This is an optimization exercise on Yosys and OpenROAD, whose aim is small area, a short achievable clock period and few clock cycles, not a production implementation.
The RTL was checked by simulation tests, not by an equivalence proof against the original design.
Power figures rest on the tool's default switching activity, not on a simulated workload.

### Placement by cell class

Scale: 1 px per um.
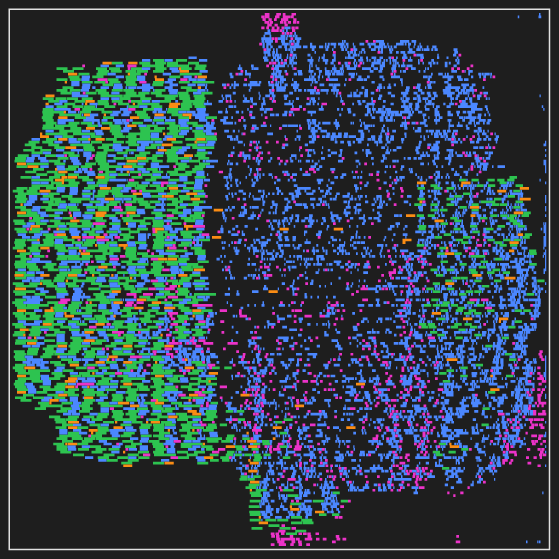
### Metal layers overlaid

Scale: 1 px per um.
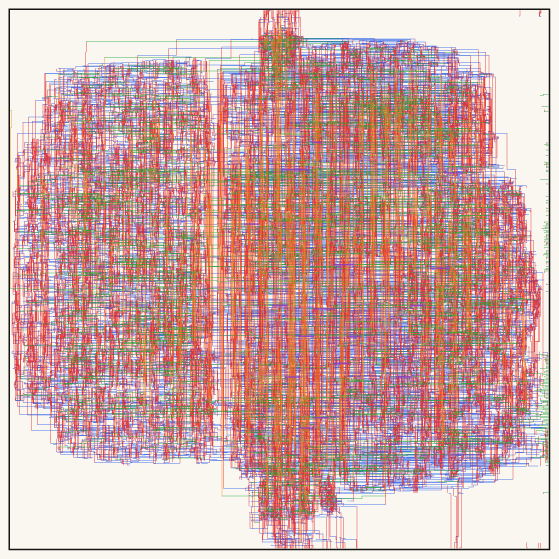
### IR drop over the die

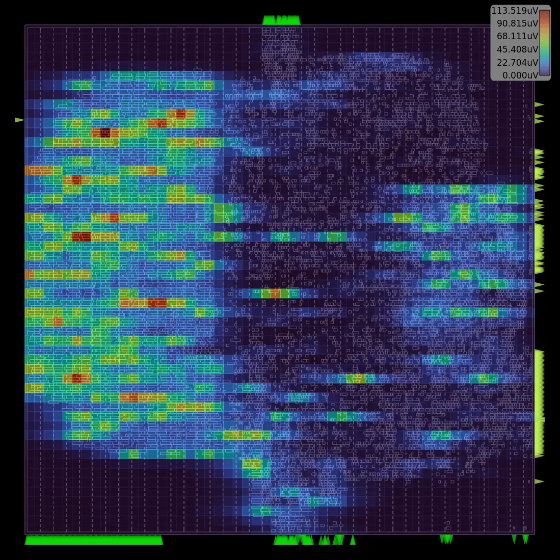
[design/flow/run.sh]
#!/bin/bash
# synth_recipe.tcl (not shown) runs the flow's synth.tcl, then flattens the netlist and writes it again
# the make line also repeats each setting of config.mk as NAME=value (left out here)
make -C /OpenROAD-flow-scripts/flow DESIGN_CONFIG=/design/flow/config.mk WORK_HOME=/design/flow/orfs CLKGATE_MAP_FILE= SYNTH_SCRIPT=/design/flow/synth_recipe.tcl finish
[design/flow/design.v]
module Reg #(WIDTH = 1, RESET_VAL = 0) (
  input clk,
  input rst,
  input [WIDTH-1:0] din,
  output reg [WIDTH-1:0] dout,
  input wen
);
  always @(posedge clk) begin
    if (rst) dout <= RESET_VAL;
    else if (wen) dout <= din;
  end
endmodule
module RegisterFile #(ADDR_WIDTH = 1, DATA_WIDTH = 1) (
  input clk,
  input [DATA_WIDTH-1:0] wdata,
  input [ADDR_WIDTH-1:0] waddr,
  input wen,
  output [DATA_WIDTH-1:0] rdata1,
  output [DATA_WIDTH-1:0] rdata2,
  input [ADDR_WIDTH-1:0] raddr1,
  input [ADDR_WIDTH-1:0] raddr2,
  output [DATA_WIDTH-1:0] a0
);
  reg [DATA_WIDTH-1:0] rf [2**ADDR_WIDTH-1:0];
  always @(posedge clk) begin
    if (wen) rf[waddr] <= wdata;
  end
  assign rdata1 = (raddr1=='b0) ?     'b0     :
                                      rf[raddr1];
  assign rdata2 = (raddr2=='b0) ?     'b0     :
                                      rf[raddr2];
  assign a0 = rf[10];
endmodule
module axi_interface (
    input           clock             ,
    input           reset             ,
    input           io_master_awready ,
    output          io_master_awvalid ,
    output  [31:0]  io_master_awaddr  ,
    output  [3:0]   io_master_awid    ,
    output  [7:0]   io_master_awlen   ,
    output  [2:0]   io_master_awsize  ,
    output  [1:0]   io_master_awburst ,
    input           io_master_wready  ,
    output          io_master_wvalid  ,
    output  [31:0]  io_master_wdata   ,
    output  [3:0]   io_master_wstrb   ,
    output          io_master_wlast   ,
    output          io_master_bready  ,
    input           io_master_bvalid  ,
    input   [1:0]   io_master_bresp   ,
    input   [3:0]   io_master_bid     ,
    input           io_master_arready ,
    output          io_master_arvalid ,
    output  [31:0]  io_master_araddr  ,
    output  [3:0]   io_master_arid    ,
    output  [7:0]   io_master_arlen   ,
    output  [2:0]   io_master_arsize  ,
    output  [1:0]   io_master_arburst ,
    output          io_master_rready  ,
    input           io_master_rvalid  ,
    input   [1:0]   io_master_rresp   ,
    input   [31:0]  io_master_rdata   ,
    input           io_master_rlast   ,
    input   [3:0]   io_master_rid     ,
    input   [31:0]  pc                ,
    input   [31:0]  npc               ,
    output  reg [31:0]  ist           ,
    input           mem_wen           ,
    input   [31:0]  mem_waddr         ,
    input   [31:0]  mem_wdata         ,
    input   [3:0]   mem_wmask         ,
    input           mem_ren           ,
    output  [31:0]  rdata_mem         ,
    input   [31:0]  mem_raddr         ,
    output          mem_rdone         ,
    input   [3:0]   mem_rmask
);
    localparam IDLE         = 4'd0;
    localparam IFU_AR       = 4'd1;
    localparam IFU_R        = 4'd2;
    localparam EXEU         = 4'd3;
    localparam LSU_AW       = 4'd4;
    localparam LSU_W        = 4'd5;
    localparam LSU_AW_2S    = 4'd6;
    localparam LSU_W_2S     = 4'd7;
    localparam LSU_AR       = 4'd8;
    localparam LSU_R        = 4'd9;
    localparam LSU_AR_2S    = 4'd10;
    localparam LSU_R_2S     = 4'd11;
    reg [3:0] state,next_state;
    wire read_mem ,write_mem;
    assign read_mem = (mem_raddr>=32'hf000000 & mem_raddr<=32'hfffffff) || (mem_raddr>=32'h20000000 & mem_raddr<=32'h20000fff) || (mem_raddr>=32'h10000000 & mem_raddr<=32'h10000fff) || (mem_raddr>=32'h80000000 & mem_raddr<=32'h9fffffff) || (mem_raddr>=32'h30000000 & mem_raddr<=32'h3fffffff) || (mem_raddr>=32'ha0000000 & mem_raddr<=32'ha1e84800);
    assign write_mem = (mem_waddr>=32'hf000000 & mem_waddr<=32'hfffffff) || (mem_waddr>=32'h10000000 & mem_waddr<=32'h10000fff) || (mem_waddr>=32'h80000000 & mem_waddr<=32'h9fffffff) || (mem_waddr>=32'ha0000000 & mem_waddr<=32'ha1e84800);
    reg need_2s;
    always@(posedge clock) begin
        if(reset) begin
            state <= IDLE;
        end
        else begin
            state <= next_state;
        end
    end
    always@(*) begin
        case(state) 
            IDLE: begin
                next_state = IFU_AR;
            end
            IFU_AR: begin
                if(io_master_arvalid & io_master_arready) begin
                    next_state = IFU_R;
                end
                else begin
                    next_state = IFU_AR;
                end
            end
            IFU_R: begin
                if(io_master_rready & io_master_rvalid) begin
                    next_state = EXEU;
                end
                else begin
                    next_state = IFU_R;
                end
            end
            EXEU: begin
                if( mem_wen ) begin
                    next_state = LSU_AW;
                end
                else if(mem_ren) begin
                    next_state = LSU_AR;
                end
                else begin
                    next_state = IFU_AR;
                end
            end
            LSU_AW: begin
                if(io_master_awvalid & io_master_awready) begin
                    next_state = LSU_W;
                end
                else begin
                    next_state = LSU_AW;
                end
            end
            LSU_W: begin
                if(io_master_wvalid & io_master_wready) begin
                    if(need_2s) begin
                        next_state = LSU_AW_2S;
                    end
                    else begin
                        next_state = IFU_AR;
                    end
                end
                else begin
                    next_state = LSU_W;
                end
            end
            LSU_AW_2S: begin
                if(io_master_awvalid & io_master_awready) begin
                    next_state = LSU_W_2S;
                end
                else begin
                    next_state = LSU_AW_2S;
                end
            end
            LSU_W_2S: begin
                if(io_master_wvalid & io_master_wready) begin
                    next_state = IFU_AR;
                end
                else begin
                    next_state = LSU_W_2S;
                end
            end
            LSU_AR: begin
                if(io_master_arvalid & io_master_arready) begin
                    next_state = LSU_R;
                end
                else begin
                    next_state = LSU_AR;
                end
            end
            LSU_R: begin
                if(io_master_rvalid & io_master_rready) begin
                    if(need_2s) begin
                        next_state = LSU_AR_2S;
                    end
                    else begin
                        next_state = IFU_AR;
                    end
                end
                else begin
                    next_state = LSU_R;
                end
            end
            LSU_AR_2S: begin
                if(io_master_arvalid & io_master_arready) begin
                    next_state = LSU_R_2S;
                end
                else begin
                    next_state = LSU_AR_2S;
                end
            end
            LSU_R_2S: begin
                if(io_master_rvalid & io_master_rready) begin
                    next_state = IFU_AR;
                end
                else begin
                    next_state = LSU_R_2S;
                end
            end
            default:
                next_state = IDLE;
        endcase
    end
    assign io_master_awvalid = ( state == LSU_AW ) || ( state == LSU_AW_2S );
    assign io_master_wvalid = ( state == LSU_W ) || ( state == LSU_W_2S );
    assign io_master_arvalid = ( state == IFU_AR || state == LSU_AR || state == LSU_AR_2S );
    assign io_master_rready = ( state == IFU_R || state == LSU_R || state == LSU_R_2S ); 
    assign io_master_awaddr = write_mem & state==LSU_AW ? {mem_waddr[31:2],2'b0} :
                              write_mem & state==LSU_AW_2S ? {mem_waddr[31:2]+1'b1,2'b0} :
                              mem_waddr ;
    assign io_master_awid = 'b0;
    assign io_master_awlen = 8'b0;
    assign io_master_awsize = 3'b010;
    assign io_master_awburst = 2'b01;
    assign io_master_wdata =!write_mem ? mem_wdata : 
                            state==LSU_W & mem_waddr[1:0]==2'd0 ? mem_wdata :
                            state==LSU_W & mem_waddr[1:0]==2'd1 ? {mem_wdata[23:0],8'b0} :
                            state==LSU_W & mem_waddr[1:0]==2'd2 ? {mem_wdata[15:0],16'b0} :
                            state==LSU_W & mem_waddr[1:0]==2'd3 ? {mem_wdata[7:0],24'b0} : 
                            state==LSU_W_2S & mem_waddr[1:0]==2'd1 ? {24'b0,mem_wdata[31:24]} :
                            state==LSU_W_2S & mem_waddr[1:0]==2'd2 ? {16'b0,mem_wdata[31:16]} :
                            state==LSU_W_2S & mem_waddr[1:0]==2'd3 ? {8'b0,mem_wdata[31:8]} :
                            'b0;
    assign io_master_wstrb =!write_mem ? mem_wmask :
                            state==LSU_W & mem_waddr[1:0]==2'd0 ? mem_wmask :
                            state==LSU_W & mem_waddr[1:0]==2'd1 ? mem_wmask<<1'b1 :
                            state==LSU_W & mem_waddr[1:0]==2'd2 ? mem_wmask<<2'd2 :
                            state==LSU_W & mem_waddr[1:0]==2'd3 ? mem_wmask<<2'd3 :
                            state==LSU_W_2S & mem_waddr[1:0]==2'd1 ? 4'b1 :
                            state==LSU_W_2S & mem_waddr[1:0]==2'd2 ? 4'b11 :
                            state==LSU_W_2S & mem_waddr[1:0]==2'd3 & mem_wmask==4'b11 ? 4'b1 :
                            state==LSU_W_2S & mem_waddr[1:0]==2'd3 & mem_wmask==4'b1111 ? 4'b111 : 4'b0;
    assign io_master_wlast = ( state == LSU_W ) || ( state == LSU_W_2S );
    assign io_master_bready = 1'b1;
    assign io_master_araddr = ( state == IFU_AR ) ? pc : 
                                state==LSU_AR & read_mem ? {mem_raddr[31:2],2'b0} :
                                state==LSU_AR_2S & read_mem ? {mem_raddr[31:2] + 1'b1,2'b0} :
                                mem_raddr ;
    assign io_master_arid = 'b0;
    assign io_master_arlen = 'b0;
    assign io_master_arsize = 3'b010;
    always@(posedge clock) begin
        if(state==LSU_AW) begin
            need_2s <= write_mem & ((mem_waddr[1:0]==2'd1 & mem_wmask==4'b1111) || (mem_waddr[1:0]==2'd2 & mem_wmask[3:2]!=2'b0) || (mem_waddr[1:0]==2'd3 & mem_wmask[3:1]!=3'b0));
        end
        else if(state==LSU_AR) begin
            need_2s <= read_mem & ((mem_raddr[1:0]==2'd1 & mem_rmask==4'b1111) || (mem_raddr[1:0]==2'd2 & mem_rmask[3:2]!=2'b0) || (mem_raddr[1:0]==2'd3 & mem_rmask[3:1]!=3'b0));
        end
        else if(state==EXEU) begin
            need_2s <= 'b0;
        end
    end
    assign io_master_arburst = 2'b01;
    always@(posedge clock) begin
        if(reset) begin
            ist <= 'b0;
        end
        else begin
            if(state == IFU_R & io_master_rvalid & io_master_rready) begin
                ist <= io_master_rdata;
            end
        end
    end
    reg [31:0] rdata_mem_mid;
    always@(posedge clock) begin
        if(state==LSU_R) begin
            if(io_master_rvalid & io_master_rready) begin
                rdata_mem_mid <= io_master_rdata;
            end
        end
    end
    assign rdata_mem = ( state == IFU_AR ) ? io_master_rdata :
                        !read_mem            ? io_master_rdata :
                        state == LSU_R & mem_raddr[1:0]==2'd0 ? io_master_rdata :
                        state == LSU_R & mem_raddr[1:0]==2'd1 ? {8'b0,io_master_rdata[31:8]} :
                        state == LSU_R & mem_raddr[1:0]==2'd2 ? {16'b0,io_master_rdata[31:16]} :
                        state == LSU_R & mem_raddr[1:0]==2'd3 ? {24'b0,io_master_rdata[31:24]} :
                        state == LSU_R_2S & mem_raddr[1:0]==2'd1 ? {io_master_rdata[7:0],rdata_mem_mid[31:8]} :
                        state == LSU_R_2S & mem_raddr[1:0]==2'd2 ? {io_master_rdata[15:0],rdata_mem_mid[31:16]} :
                        state == LSU_R_2S & mem_raddr[1:0]==2'd3 ? {io_master_rdata[23:0],rdata_mem_mid[31:24]} :
                        'b0;
    assign mem_rdone = state == EXEU ? !mem_ren :
                       state == LSU_R & !need_2s ? io_master_rvalid & io_master_rready :
                       state == LSU_R_2S         ? io_master_rvalid & io_master_rready :
                                'b0;
    wire addr_debug_axi_w,addr_debug_axi_r;
    assign addr_debug_axi_w = io_master_awaddr == 32'ha0005b48 & io_master_awvalid & io_master_awready;
    assign addr_debug_axi_r = io_master_araddr == 32'ha0005b48 & io_master_arvalid & io_master_arready;
endmodule
module ysyx_24080008 #(
  parameter RESET_VECTOR = 32'h30000000
)(
    input clock,reset,
    input io_interrupt,
    output         io_slave_awready,
    input          io_slave_awvalid,
    input   [31:0] io_slave_awaddr ,
    input   [3:0]  io_slave_awid   ,
    input   [7:0]  io_slave_awlen  ,
    input   [2:0]  io_slave_awsize ,
    input   [1:0]  io_slave_awburst,
    output         io_slave_wready ,
    input          io_slave_wvalid ,
    input   [31:0] io_slave_wdata  ,
    input   [3:0]  io_slave_wstrb  ,
    input          io_slave_wlast  ,
    input          io_slave_bready ,
    output         io_slave_bvalid ,
    output  [1:0]  io_slave_bresp  ,
    output  [3:0]  io_slave_bid    ,
    output         io_slave_arready,
    input          io_slave_arvalid,
    input   [31:0] io_slave_araddr ,
    input   [3:0]  io_slave_arid   ,
    input   [7:0]  io_slave_arlen  ,
    input   [2:0]  io_slave_arsize ,
    input   [1:0]  io_slave_arburst,
    input          io_slave_rready ,
    output         io_slave_rvalid ,
    output  [1:0]  io_slave_rresp  ,
    output  [31:0] io_slave_rdata  ,
    output         io_slave_rlast  ,
    output  [3:0]  io_slave_rid    ,
    input           io_master_awready ,
    output          io_master_awvalid ,
    output  [31:0]  io_master_awaddr  ,
    output  [3:0]   io_master_awid    ,
    output  [7:0]   io_master_awlen   ,
    output  [2:0]   io_master_awsize  ,
    output  [1:0]   io_master_awburst ,
    input           io_master_wready  ,
    output          io_master_wvalid  ,
    output  [31:0]  io_master_wdata   ,
    output  [3:0]   io_master_wstrb   ,
    output          io_master_wlast   ,
    output          io_master_bready  ,
    input           io_master_bvalid  ,
    input   [1:0]   io_master_bresp   ,
    input   [3:0]   io_master_bid     ,
    input           io_master_arready ,
    output          io_master_arvalid ,
    output  [31:0]  io_master_araddr  ,
    output  [3:0]   io_master_arid    ,
    output  [7:0]   io_master_arlen   ,
    output  [2:0]   io_master_arsize  ,
    output  [1:0]   io_master_arburst ,
    output          io_master_rready  ,
    input           io_master_rvalid  ,
    input   [1:0]   io_master_rresp   ,
    input   [31:0]  io_master_rdata   ,
    input           io_master_rlast   ,
    input   [3:0]   io_master_rid     
  );
  assign io_slave_awready = 'b0;
  assign io_slave_wready  = 'b0;
  assign io_slave_bvalid  = 'b0;
  assign io_slave_bresp   = 'b0;
  assign io_slave_bid     = 'b0;
  assign io_slave_arready = 'b0;
  assign io_slave_rvalid  = 'b0;
  assign io_slave_rresp   = 'b0;
  assign io_slave_rdata   = 'b0;
  assign io_slave_rlast   = 'b0;
  assign io_slave_rid     = 'b0;
wire [6:0] opcode,func7;
wire [2:0] func3;
wire [31:0] ist;
wire [31:0] pc;
assign opcode = ist[6:0];
assign func7  = ist[31:25];
assign func3  = ist[14:12];
wire    lui,auipc,jal,jalr,beq,bne,blt,bge,bltu,bgeu,lb,lh,lw,
        lbu,lhu,sb,sh,sw,addi,slti,sltiu,xori,ori,andi,slli,srli,
        srai,add,sub,sll,slt,sltu,xorr,srl,
        sra,orr,andd,ecall,mret,csrrw,csrrs;
assign lui      =   (opcode==7'b0110111); 
assign auipc    =   (opcode==7'b0010111); 
assign jal      =   (opcode==7'b1101111); 
assign jalr     =   (opcode==7'b1100111) && (func3==3'b000); 
assign beq      =   (opcode==7'b1100011) && (func3==3'b000); 
assign bne      =   (opcode==7'b1100011) && (func3==3'b001); 
assign blt      =   (opcode==7'b1100011) && (func3==3'b100); 
assign bge      =   (opcode==7'b1100011) && (func3==3'b101); 
assign bltu     =   (opcode==7'b1100011) && (func3==3'b110); 
assign bgeu     =   (opcode==7'b1100011) && (func3==3'b111); 
assign lb       =   (opcode==7'b0000011) && (func3==3'b000); 
assign lh       =   (opcode==7'b0000011) && (func3==3'b001); 
assign lw       =   (opcode==7'b0000011) && (func3==3'b010); 
assign lbu      =   (opcode==7'b0000011) && (func3==3'b100); 
assign lhu      =   (opcode==7'b0000011) && (func3==3'b101); 
assign sb       =   (opcode==7'b0100011) && (func3==3'b000); 
assign sh       =   (opcode==7'b0100011) && (func3==3'b001); 
assign sw       =   (opcode==7'b0100011) && (func3==3'b010); 
assign addi     =   (opcode==7'b0010011) && (func3==3'b000); 
assign slti     =   (opcode==7'b0010011) && (func3==3'b010); 
assign sltiu    =   (opcode==7'b0010011) && (func3==3'b011); 
assign xori     =   (opcode==7'b0010011) && (func3==3'b100); 
assign ori      =   (opcode==7'b0010011) && (func3==3'b110); 
assign andi     =   (opcode==7'b0010011) && (func3==3'b111); 
assign slli     =   (opcode==7'b0010011) && (func3==3'b001) && (func7==7'b0000000); 
assign srli     =   (opcode==7'b0010011) && (func3==3'b101) && (func7==7'b0000000); 
assign srai     =   (opcode==7'b0010011) && (func3==3'b101) && (func7==7'b0100000); 
assign add      =   (opcode==7'b0110011) && (func3==3'b000) && (func7==7'b0000000); 
assign sub      =   (opcode==7'b0110011) && (func3==3'b000) && (func7==7'b0100000); 
assign sll      =   (opcode==7'b0110011) && (func3==3'b001) && (func7==7'b0000000); 
assign slt      =   (opcode==7'b0110011) && (func3==3'b010) && (func7==7'b0000000); 
assign sltu     =   (opcode==7'b0110011) && (func3==3'b011) && (func7==7'b0000000); 
assign xorr     =   (opcode==7'b0110011) && (func3==3'b100) && (func7==7'b0000000); 
assign srl      =   (opcode==7'b0110011) && (func3==3'b101) && (func7==7'b0000000); 
assign sra      =   (opcode==7'b0110011) && (func3==3'b101) && (func7==7'b0100000); 
assign orr      =   (opcode==7'b0110011) && (func3==3'b110) && (func7==7'b0000000); 
assign andd     =   (opcode==7'b0110011) && (func3==3'b111) && (func7==7'b0000000); 
assign csrrw    =   (opcode==7'b1110011) && (func3==3'b001); 
assign csrrs    =   (opcode==7'b1110011) && (func3==3'b010); 
assign ecall    =   (ist==32'b00000000000000000000000001110011);
assign mret     =   (ist==32'b00110000001000000000000001110011);
wire inst_i,inst_u,inst_j,inst_b,inst_s; 
assign inst_i=jalr|lb|lh|lw|lbu|lhu|addi|slti|sltiu|xori|ori|andi|srli|slli|srai|csrrw|csrrs;
assign inst_u=auipc|lui;
assign inst_j=jal;
assign inst_b=beq|bne|blt|bge|bltu|bgeu;
assign inst_s=sb|sh|sw;
wire [31:0] imm;
wire [4:0] rs1,rs2,rd;
reg [31:0] rdata_mem;
assign imm =  inst_i ? {{20{ist[31]}},ist[31:20]}   : 
              inst_u ? {ist[31:12],12'b0}   :
              inst_j ? {{11{ist[31]}},ist[31],ist[19:12],ist[20],ist[30:21],1'b0}:
              inst_s ? {{20{ist[31]}},ist[31:25],ist[11:7]}:
              inst_b ? {{20{ist[31]}},ist[31],ist[7],ist[30:25],ist[11:8]}:'b0;
assign rs1 = ist[19:15] ;
assign rs2 = ist[24:20] ;
assign rd = ist[11:7] ;
wire [31:0] rf_wdata,rf_rdata1,rf_rdata2;
wire [4:0] rf_waddr,rf_raddr1,rf_raddr2;
wire rf_wen;
wire [31:0] csr_sel;
assign rf_waddr = rd ;
assign rf_raddr1 = rs1 ;
assign rf_raddr2 = rs2 ;
assign rf_wen=  lui|auipc|jal|jalr|lb|lh|lw|
                lbu|lhu|addi|slti|sltiu|xori|ori|andi|slli|srli|
                srai|add|sub|sll|slt|sltu|xorr|srl|
                sra|orr|andd|csrrs|csrrw ;
assign rf_wdata = lui   ?   imm     :
                  auipc ?   pc+imm  :
                  jal   ?   pc+4    :
                  jalr  ?   pc+4    :
                  lb    ?   {{24{rdata_mem[7]}},rdata_mem[7:0]} :
                  lh    ?   {{16{rdata_mem[15]}},rdata_mem[15:0]} :
                  lw    ?   rdata_mem:
                  lbu   ?   {24'b0,rdata_mem[7:0]} :
                  lhu   ?   {16'b0,rdata_mem[15:0]} :
                  addi  ?   rf_rdata1 + imm :
                  (slti&&(((rf_rdata1[31]==1)&&(imm[31]==0))||((rf_rdata1[31]==imm[31])&&(rf_rdata1[30:0]<imm[30:0]))))  ?   32'b1:
                  (sltiu&&(rf_rdata1<imm)) ?  32'b1   :
                  xori  ?   rf_rdata1 ^ imm :
                  ori   ?   rf_rdata1 | imm :
                  andi  ?   rf_rdata1 & imm :
                  slli  ?   rf_rdata1 <<imm :
                  srli  ?   rf_rdata1 >>imm :
                  srai  ?   ({32{rf_rdata1[31]}}<<(6'd32-{1'b0,imm[4:0]}))|(rf_rdata1>>imm[4:0]):
                  add   ?   rf_rdata1 + rf_rdata2:
                  sub   ?   rf_rdata1 - rf_rdata2:
                  sll   ?   rf_rdata1 <<rf_rdata2[4:0]:
                  (slt&&(((rf_rdata1[31]==1)&&(rf_rdata2[31]==0))||((rf_rdata1[31]==rf_rdata2[31])&&(rf_rdata1[30:0]<rf_rdata2[30:0]))))   ?  32'b1: 
                  (sltu&&(rf_rdata1<rf_rdata2))  ? 32'b1:
                  xorr  ?   rf_rdata1 ^ rf_rdata2 :
                  srl   ?   rf_rdata1 >> rf_rdata2[4:0] :
                  sra   ?   ({32{rf_rdata1[31]}}<<(6'd32-{1'b0,rf_rdata2[4:0]}))|(rf_rdata1>>rf_rdata2[4:0]):
                  orr   ?   rf_rdata1 | rf_rdata2 :
                  andd  ?   rf_rdata1 & rf_rdata2 :
                  csrrs ?   csr_sel :
                  csrrw ?   csr_sel :
                  32'b0;
wire mem_rdone;
wire [31:0] mepc,mtvec,mcause,mstatus;
wire [31:0] mepc_next,mtvec_next,mcause_next,mstatus_next;
wire mepc_en,mtvec_en,mcause_en,mstatus_en;
assign csr_sel  = (imm==32'h341)  ? mepc:
                  (imm==32'h342)  ? mcause:
                  (imm==32'h300)  ? mstatus:
                  (imm==32'h305)  ? mtvec:
                  (imm==32'hffffff11)  ? 32'h79737978 :
                  (imm==32'hffffff12)  ? 32'h016f6e88 :
                  32'b0;
assign mepc_next    = csrrw ? rf_rdata1   :
                      csrrs ? rf_rdata1|mepc  :
                      ecall ? pc :
                      32'b0;
assign mtvec_next   = csrrw ? rf_rdata1   :
                      csrrs ? rf_rdata1|mtvec  :
                      32'b0;
assign mcause_next  = csrrw ? rf_rdata1   :
                      csrrs ? rf_rdata1|mcause  :
                      ecall ? 32'hb   :
                      32'b0;
assign mstatus_next = csrrw ? rf_rdata1   :
                      csrrs ? rf_rdata1|mstatus  :
                      mret  ? {mstatus[31:13],2'b0,mstatus[10:8],1'b1,mstatus[6:4],mstatus[7],mstatus[2:0]}:
                      ecall ? {mstatus[31:13],2'b11,mstatus[10:8],mstatus[3],mstatus[6:4],1'b0,mstatus[2:0]}:
                      32'b0;
assign mepc_en      = ((imm==32'h341)&&(csrrw||csrrs)) | ecall ;
assign mtvec_en     = (imm==32'h305)&&(csrrw||csrrs);
assign mcause_en    = ((imm==32'h342)&&(csrrw||csrrs)) | ecall ;
assign mstatus_en   = ((imm==32'h300)&(csrrw|csrrs)) | mret | ecall ;
Reg #(32,32'h0) inst_mepc   (clock,reset,mepc_next,mepc,mepc_en & mem_rdone);
Reg #(32,32'h0) inst_mtvec  (clock,reset,mtvec_next,mtvec,mtvec_en & mem_rdone);
Reg #(32,32'h0) inst_mcause (clock,reset,mcause_next,mcause,mcause_en & mem_rdone);
Reg #(32,32'h1800) inst_mstatus(clock,reset,mstatus_next,mstatus,mstatus_en & mem_rdone);
wire [31:0] a0;
RegisterFile #(5,32) inst_RegisterFile 
(clock,rf_wdata,rf_waddr,rf_wen & mem_rdone,rf_rdata1,rf_rdata2,rf_raddr1,rf_raddr2,a0);
wire [31:0] pc_next ;
assign pc_next  =   jalr ?  (rf_rdata1 + imm) & 32'hfffffffe :
                    jal  ?  pc+imm  :
                    (beq&&(rf_rdata1==rf_rdata2))  ?  pc+(imm<<1) :
                    (bne&&(rf_rdata1!=rf_rdata2))  ?  pc+(imm<<1) :
                    (blt&&(((rf_rdata1[31]==1)&&(rf_rdata2[31]==0))||((rf_rdata1[31]==rf_rdata2[31])&&(rf_rdata1[30:0]<rf_rdata2[30:0])))) ? pc+(imm<<1):
                    (bltu&&(rf_rdata1<rf_rdata2))?pc+(imm<<1):
                    (bge&&(((rf_rdata1[31]==0)&&(rf_rdata2[31]==1))||((rf_rdata1[31]==rf_rdata2[31])&&(rf_rdata1[30:0]>=rf_rdata2[30:0])))) ? pc+(imm<<1):
                    (bgeu&&(rf_rdata1>=rf_rdata2))?pc+(imm<<1):
                    mret  ?   mepc  :
                    ecall ?   mtvec :
                    pc + 4          ;
Reg #(32,RESET_VECTOR) inst_pc (clock,reset,pc_next,pc,mem_rdone);
wire mem_ren;
wire mem_wen;
wire [31:0] mem_raddr;
wire [31:0] mem_wdata,mem_waddr;
wire [3:0] mem_wmask;
wire [3:0] mem_rmask;
assign mem_ren = lb | lbu |lh | lhu | lw ;
assign mem_wen = sb | sh | sw ;
assign mem_raddr =  lb ? (rf_rdata1 + imm) :
                    lbu? (rf_rdata1 + imm) :
                    lh ? (rf_rdata1 + imm) :
                    lhu? (rf_rdata1 + imm) :
                    lw ? (rf_rdata1 + imm) :
                    32'b0;
assign mem_wdata = rf_rdata2 ;
assign mem_waddr = rf_rdata1 + imm ;
assign mem_wmask =  sb ? 4'b0001 :
                    sh ? 4'b0011 :
                    sw ? 4'b1111 :
                    4'b0;
assign mem_rmask = lb | lbu ? 4'b0001 :
                   lh | lhu ? 4'b0011 :
                   lw       ? 4'b1111 :
                   'b0;
axi_interface u_axi_interface(
  .clock(clock),
  .reset(reset),
  .io_master_awready(io_master_awready) ,
  .io_master_awvalid(io_master_awvalid) ,
  .io_master_awaddr (io_master_awaddr) ,
  .io_master_awid   (io_master_awid) ,
  .io_master_awlen  (io_master_awlen) ,
  .io_master_awsize (io_master_awsize) ,
  .io_master_awburst(io_master_awburst) ,
  .io_master_wready (io_master_wready) ,
  .io_master_wvalid (io_master_wvalid) ,
  .io_master_wdata  (io_master_wdata) ,
  .io_master_wstrb  (io_master_wstrb) ,
  .io_master_wlast  (io_master_wlast) ,
  .io_master_bready (io_master_bready) ,
  .io_master_bvalid (io_master_bvalid) ,
  .io_master_bresp  (io_master_bresp) ,
  .io_master_bid    (io_master_bid) ,
  .io_master_arready(io_master_arready) ,
  .io_master_arvalid(io_master_arvalid) ,
  .io_master_araddr (io_master_araddr) ,
  .io_master_arid   (io_master_arid) ,
  .io_master_arlen  (io_master_arlen) ,
  .io_master_arsize (io_master_arsize) ,
  .io_master_arburst(io_master_arburst) ,
  .io_master_rready (io_master_rready) ,
  .io_master_rvalid (io_master_rvalid) ,
  .io_master_rresp  (io_master_rresp) ,
  .io_master_rdata  (io_master_rdata) ,
  .io_master_rlast  (io_master_rlast) ,
  .io_master_rid    (io_master_rid)   ,
  .pc               (pc)              ,
  .npc              (pc_next)         ,
  .ist              (ist)             ,
  .mem_wen          (mem_wen)         ,
  .mem_waddr        (mem_waddr)       ,
  .mem_wdata        (mem_wdata)       ,
  .mem_wmask        (mem_wmask)       ,
  .mem_ren          (mem_ren)         ,
  .rdata_mem        (rdata_mem)       ,
  .mem_raddr        (mem_raddr)       ,
  .mem_rdone        (mem_rdone)       ,
  .mem_rmask        (mem_rmask)
);
endmodule
[design/flow/config.mk]
export PLATFORM = sky130hd
export DESIGN_NAME = ysyx_24080008
export DESIGN_NICKNAME = ysyx_24080008
export VERILOG_FILES = /design/flow/design.v
export SDC_FILE = /design/flow/constraint.sdc
export NUM_CORES = 4
export LEC_CHECK = 0
export CAP_MARGIN = 20
export CORE_MARGIN = 2
export CORE_UTILIZATION = 30
export SETUP_SLACK_MARGIN = 0.5
export SLEW_MARGIN = 20
[design/flow/constraint.sdc]
create_clock -name core_clock -period 10.0 [get_ports {clock}]
set_input_delay 2.0000 -clock core_clock [delete_from_list [all_inputs] [get_ports {clock}]]
set_output_delay 2.0000 -clock core_clock [all_outputs]
set_load 0.01 [all_outputs]
==> flow_summary.json <==
{
  "ys_seq_elements": 1255,
  "layout_common_cells": "edfxtp_1, buf_4, nand2_1",
  "p_seq_mw": 5.67,
  "grt_pass1_vias": 75900,
  "min-delay-start": "inst_mstatus.dout[30]$_SDFFE_PP0P_",
  "ctsLongestPathBuffers": 4,
  "clk_latency_ns": 0.86,
  "leakage_nw": 38.0,
  "vias_per_cell": 6.45,
  "avgSynthCellArea_um2": 10.8,
  "dp_slack_ns": -0.0314,
  "relSlewSlack_pct": 10.8,
  "fill_cells": 28000,
  "cpPeakStageDelay_ns": 0.59,
  "n_all_buffers": 1063,
  "muxShareOfSynthArea_pct": 19.3,
  "ir_worst_vdd_uv": 153,
  "clk_pin_slew_ns": 0.06,
  "use_met1_pct": 42.4,
  "layout.nets": 8989,
  "die_h_um": 539,
  "finalNonFillerCells": 12400,
  "status": "complete, no violations",
  "drtPass1Iterations": 8,
  "dieArea_um2": 290000,
  "grt_pass1_wl_um": 668000,
  "maxCapViolations": 0,
  "ioPinCount": 383,
  "hpwl_um": 373000,
  "regMostFlops": "inst_RegisterFile.rf",
  "root_buffer": "clkbuf_16",
  "synth_top_cell_area_share_pct": 36.7,
  "wl_met2_um": 214000,
  "wl_per_cell_um": 40.4,
  "area_growth_pct": 20.8,
  "synth_compound_area_share_pct": 17.2,
  "synth_cells": 7910,
  "grt_antenna_before_repair": 45,
  "postCtsSetupRepairBufs": 39,
  "synth_edf_count": 1049,
  "min-delay-path-class": "reg2reg",
  "fin_area_um2": 104000,
  "path_buf_inv": 9,
  "m1WireLength_um": 192000,
  "fin_tns_setup_ns": 0,
  "end_kind": "output port",
  "arrival_ns": 7.57,
  "nFlopsAndLatches": 1255,
  "slew_viol_final": 0,
  "grt_use_met2_pct": 49.6,
  "synth_top_family_by_area": "multiplexers",
  "synthesis.area_um2": 85800,
  "fin_skew_ns": 0.0814,
  "core-area_um2": 285000,
  "routed.top_layer": "met5",
  "drive_gt1_share_pct": 25.2
}
Testbench counts, summed over its fixed seeds: cycles 98,411.
About 'Placement by cell class':
green -> sequential cells  # cells 1255, share of their area 36%
magenta -> remaining buffers and delay cells  # cells 1063, share of their area 9.6%
orange -> clock drivers and dummy loads  # cells 248, share of their area 4.5%
blue -> combinational and other logic  # cells 6061, share of their area 50%

About 'Metal layers overlaid':
red -> metal 2  # wire length 214 mm
orange -> metal 4  # wire length 43.6 mm
green -> metal 3  # wire length 51.9 mm
blue -> metal 1  # wire length 192 mm
purple -> metal 5  # wire length 255 um

About 'IR drop over the die':
Total Power: 12.0 mW
PwrDens: 116 nW/um^2
Psw: 2.96 mW
Pint: 9.03 mW

==> re-timing with driven ports <==
Ports are ideal in the flow. The routed layout listed here was re-timed in OpenROAD.
Step 1, drivers: a clkbuf_16 drives clock and a buf_2 each remaining input, both assumed.
Step 2 also shifts input and output timing later by t, the mid clock arrival at the registers, as if the neighbouring blocks saw the same clock.
Three values: ideal, step 1, step 2; two values: the first two.
t (ns): 0.907
setup WS [ns]: 0.425 / 0.333 / 0.849
slew at the worst register clock pin (ns): 0.07 / 0.07
pins driven straight from the clock port: 1
After both steps setup and hold are still met in this run. The setup slack of this run moves by -0.092 ns with the drivers and by +0.424 ns with both steps.
